Context: an optimization exercise on an open-source flow, tuned for small area, a short achievable clock period and few clock cycles per item. The choices shown serve that exercise and are no tape-out recipe.
Function was checked by simulation only, so behaviour that the tests miss may differ from the original.
Power is estimated from default activity; no workload was simulated.

**flow/config.mk**
```make
export PLATFORM = sky130hd
export DESIGN_NAME = alpha_blend
export DESIGN_NICKNAME = alpha_blend
export VERILOG_FILES = /design/flow/design.v
export SDC_FILE = /design/flow/constraint.sdc
export NUM_CORES = 4
export LEC_CHECK = 0
export CAP_MARGIN = 20
export CORE_MARGIN = 2
export CORE_UTILIZATION = 40
export SLEW_MARGIN = 20
```
**flow/constraint.sdc**
```tcl
create_clock -name core_clock -period 10.0 [get_ports {clk}]
set_input_delay 2.0000 -clock core_clock [delete_from_list [all_inputs] [get_ports {clk}]]
set_output_delay 2.0000 -clock core_clock [all_outputs]
set_load 0.01 [all_outputs]
```
**flow/design.v**
```verilog
`default_nettype none
module alpha_blend (
  input  clk,
  input  rst,
  input     [23:0] colorTop, colorBot,
  input     [7:0]  alphaTop,
  input            valid,
  input            ack,
  output reg       validOut,
  output           ready,
  output reg [23:0] colorOut
);
  localparam STATE_WAIT = 2'b00;
  localparam STATE_MULT = 2'b01;
  localparam STATE_ADD = 2'b10;
  reg [1:0] state, nextState;
  wire [15:0] redSum, greenSum, blueSum;
  assign ready = (state == STATE_WAIT);
  assign redSum = (redTop + redBot + 15'h00FF);
  assign greenSum = (greenTop + greenBot + 15'h00FF);
  assign blueSum = (blueTop + blueBot + 15'h00FF);
  always @(*) begin
    case (state)
    STATE_WAIT: begin
      nextState = (valid ? STATE_MULT : STATE_WAIT);
    end
    STATE_MULT: nextState = STATE_ADD;
    STATE_ADD: nextState = STATE_WAIT;
    default: nextState = STATE_WAIT;
    endcase
  end
  reg [15:0] redTop, greenTop, blueTop, 
             redBot, greenBot, blueBot,
             redMult, greenMult, blueMult;
  reg [7:0] alpha;
  always @(posedge clk) begin
    if (rst) begin
      state <= STATE_WAIT;
      validOut <= 0;
    end else begin
    state <= nextState;
    if (ack)
      validOut <= 0;
    case (state)
    STATE_WAIT: begin
      case (nextState)
      STATE_MULT: begin
        redTop <= {8'b0, colorTop[23:16]};
        greenTop <= {8'b0, colorTop[15:8]};
        blueTop <= {8'b0, colorTop[7:0]};
        redBot <= {8'b0, colorBot[23:16]};
        greenBot <= {8'b0, colorBot[15:8]};
        blueBot <= {8'b0, colorBot[7:0]};
        alpha <= alphaTop;
      end
      default: begin end
      endcase
    end
    STATE_MULT: begin
      redTop <= redTop * alpha;
      greenTop <= greenTop * alpha;
      blueTop <= blueTop * alpha;
      redBot <= redBot * (16'hFF - {8'h00, alpha});
      greenBot <= greenBot * (16'hFF - {8'h00, alpha});
      blueBot <= blueBot * (16'hFF - {8'h00, alpha});
    end
    STATE_ADD: begin
      colorOut[23:16] <= redSum[15:8];
      colorOut[15:8] <= greenSum[15:8];
      colorOut[7:0] <= blueSum[15:8];
      validOut <= 1;
    end
    default: begin end
    endcase
    end
  end
endmodule  
```
**flow/run.sh**
```bash
#!/bin/bash
# synth_recipe.tcl (not shown) runs the flow's synth.tcl, then flattens the netlist and writes it again
# the make line also repeats each setting of config.mk as NAME=value (left out here)
make -C /OpenROAD-flow-scripts/flow DESIGN_CONFIG=/design/flow/config.mk WORK_HOME=/design/flow/orfs CLKGATE_MAP_FILE= SYNTH_SCRIPT=/design/flow/synth_recipe.tcl finish
```
==> results_dict.tcl <==
set metrics [dict create \
    grt_max_degree 68 \
    grt_pass1_wl_um 95000 \
    p_leak_nw 12.6 \
    area_growth_pct 9.47 \
    intPower_mw 3.17 \
    power.density_nw_per_um2 230 \
    final_cell_mix "inv_1 (557), fa_1 (360), ha_1 (246)" \
    grt_pass1_vias 18291 \
    dr.pass1.iters 5 \
    ys_ff_latch 131 \
    synth-main-ff-cell "edfxtp_1" \
    clkSlewWorstSetupHoldPaths_ns 0.07 \
    reg2reg_from "alpha[3]" \
    viasPerCell 4.91 \
    initial_core_util 0.405 \
    dieArea_um2 61700 \
    num_antenna_cells 0 \
    yosysSeqAreaShare 0.163 \
    ant_nets 0 \
    num-fill-cells 5656 \
    hold_viol_final 0 \
    die_h_um 248 \
    maxSlewHeadroom 0.322 \
    status "timing/DRC/antenna clean" \
    hold_ws_ns 0.465 \
    syn-num-nets 3273 \
    worstSetupEndpointType "flop" \
    io_buffer_count 85 \
    p_seq_frac 0.145 \
    syn_area_um2 23900 \
    arrival_ns 5.55 \
]
Testbench counts, summed over its fixed seeds: cycles 24,008, items 8,000.
worst max path at each step:
stage	start	cells after the start	to
global route	alpha[0]	20	blueBot[14]
CTS	alpha[3]	17	greenBot[15]
floorplan	rst	1	blueBot[0]
finish	alpha[3]	17	greenBot[15]
global placement	alpha[3]	17	greenBot[15]
detailed placement	alpha[3]	17	greenBot[15]
registers in the layout, summed over array words and instances (netlist names), 8 cells and up:
name,cells
colorOut,24
blueBot,16
blueTop,16
greenBot,16
greenTop,16
redBot,16
redTop,16
alpha,8
cell type report:
| type | count | area [um2] | share of cell area |
|---|---|---|---|
| multi-input cells | 1838 | 17600 | 0.673 |
| flip-flops and latches | 131 | 3900 | 0.149 |
| inverters | 557 | 2090 | 0.0800 |
| repair buffers | 104 | 993 | 0.0380 |
| well taps | 773 | 967 | 0.0370 |
| clock buffers | 18 | 429 | 0.0164 |
| clock inverters | 14 | 156 | 0.00598 |
cell usage after synthesis, types with 3 or more instances:
cell,n
xor2_1,49
nor2b_1,79
buf_1,7
o21ai_0,50
a21o_1,28
a31oi_1,9
nand3_1,16
o21ai_1,5
a211oi_1,6
ha_1,246
nand4_1,3
nand3b_1,5
buf_2,6
and2_1,220
inv_1,557
clkbuf_1,67
edfxtp_1,128
nor3_2,3
o21a_1,14
a21oi_1,38
fa_1,360
o31ai_1,3
nor2_1,169
xnor2_1,109
and3_1,7
dfxtp_1,3
nand2b_1,143
nand2_1,203
nor3_1,17
a31o_2,6
a211o_1,5
or3_1,12
worst max-delay path, stage by stage (launching register included):
cell	delay, ns
edfxtp_1	0.32
buf_4	0.42
buf_4	0.51
nor2_1	0.14
fa_1	0.46
fa_1	0.49
inv_1	0.06
fa_1	0.49
fa_1	0.50
inv_1	0.05
ha_1	0.30
and2_1	0.17
a31oi_1	0.24
a21oi_1	0.15
a211oi_1	0.37
o2bb2ai_1	0.19
xnor2_1	0.14
nor2_1	0.05
power by group through the flow:
stage          combinational (mW)  clock (mW)  sequential, mW
4_1_cts                      4.53       0.685           0.876
6_report                     4.48       0.660           0.875
3_5_place_dp                 4.47           0           0.887
5_1_grt                      5.13       0.697           0.884
3_3_place_gp                 4.35           0           0.887
2_1_floorplan                3.58           0           0.820
stage by stage:
stage | instances | cell area (um2)
global route | 3435 | 26100
detailed placement | 3403 | 25600
CTS | 3435 | 26100
finish | 3435 | 26100
floorplan | 2607 | 23900
global placement | 3403 | 25600
logic make-up after synthesis:
family | count (synthesis) | share of synthesized area
AND/OR/NAND/NOR | 882 | 0.191
buffers and inverters | 638 | 0.101
adder cells (fa/ha/maj) | 606 | 0.431
AO/OA/AOI/OAI | 190 | 0.0548
XOR/XNOR | 158 | 0.0580
flip-flops | 131 | 0.163
multiplexers | 2 | 0.000838
per-layer routing:
layer | track usage | vias up | wire (um)
met2 | 0.355 | 282 | 29400
met5 | 0 | - | 0
met4 | 0.0562 | 0 | 1010
met3 | 0.0298 | 58 | 2190
met1 | 0.247 | 8512 | 24500
li1 | - | 8012 | -
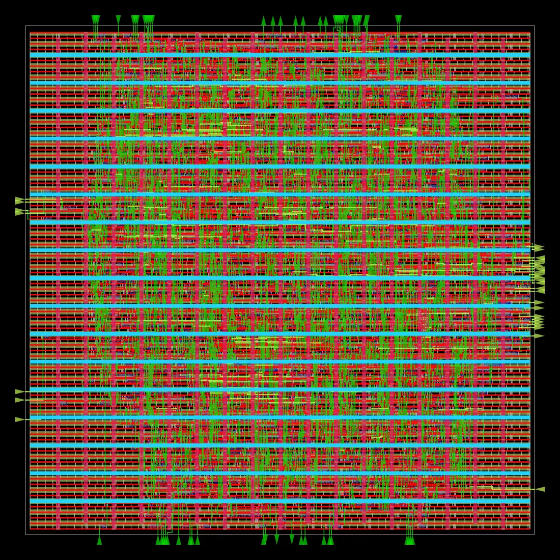
Figure 1: final layout.
Core Util, Final: 0.443
Cell Count, Final, Fillers Out: 3435
WL final: 57100 um

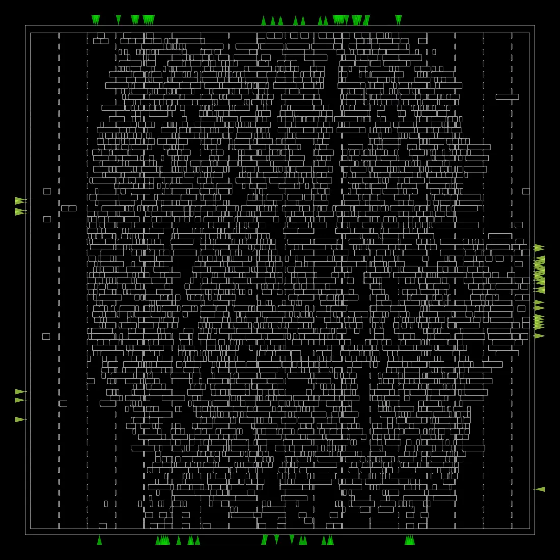
Figure 2: cell placement.
Core Rows: 89
core box area: 59000 um2
FFs & Latches: 131

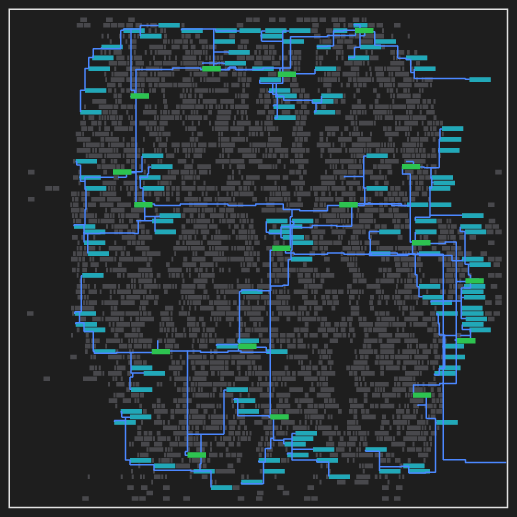
Figure 3: clock wires, drivers and flops.
(2 px per um)
clock wires: marked blue, length 2810 um. flip-flops: marked cyan, count 131. clock-net drivers: marked green, count 17.
There are 18 routed clock nets.

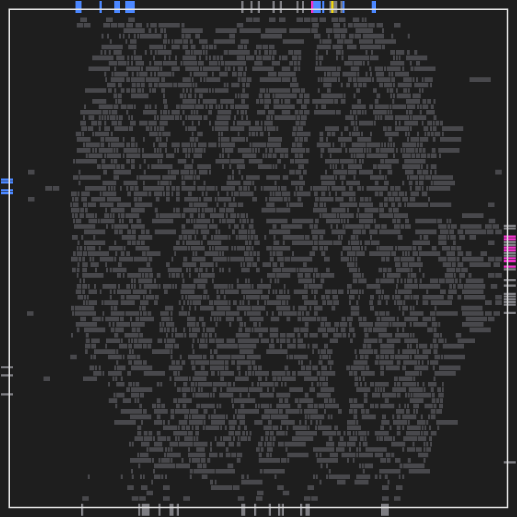
Figure 4: pin placement.
(2 px per um) Pins as bars across the die edge, other pins in grey.
`colorBot`: marked blue, pins 24, direction input, edge 20 top, 4 left. `ready`: marked yellow, pins 1, direction output, edge top. `alphaTop`: marked magenta, pins 8, direction input, edge 7 right, 1 top.
All pins by edge: 33 top, 23 right, 23 bottom, 7 left.

[re-timing with driven ports]
The results above use ideal ports. As a check the final layout listed here was re-extracted and re-timed, cells and wires unchanged. Step 1 assumes that a clkbuf_16 drives the clock port and a buf_2 every other input. Step 2 also shifts input and output timing later by t, the mid clock arrival at the registers, as if the neighbouring blocks saw the same clock. Three values: no drivers, after step 1, after step 2; two values: the first two.
t, ns: 0.548
slack for setup (ns): 4.671 / 4.671 / 4.671
worst setup path after step 2: register to register
worst slew at a driven data input, ns: 0.05
pins driven straight from the clock port: 1
After both steps this run still meets setup and hold. The setup slack of this run moves by 0.000 ns with the drivers and by 0.000 ns with both steps.
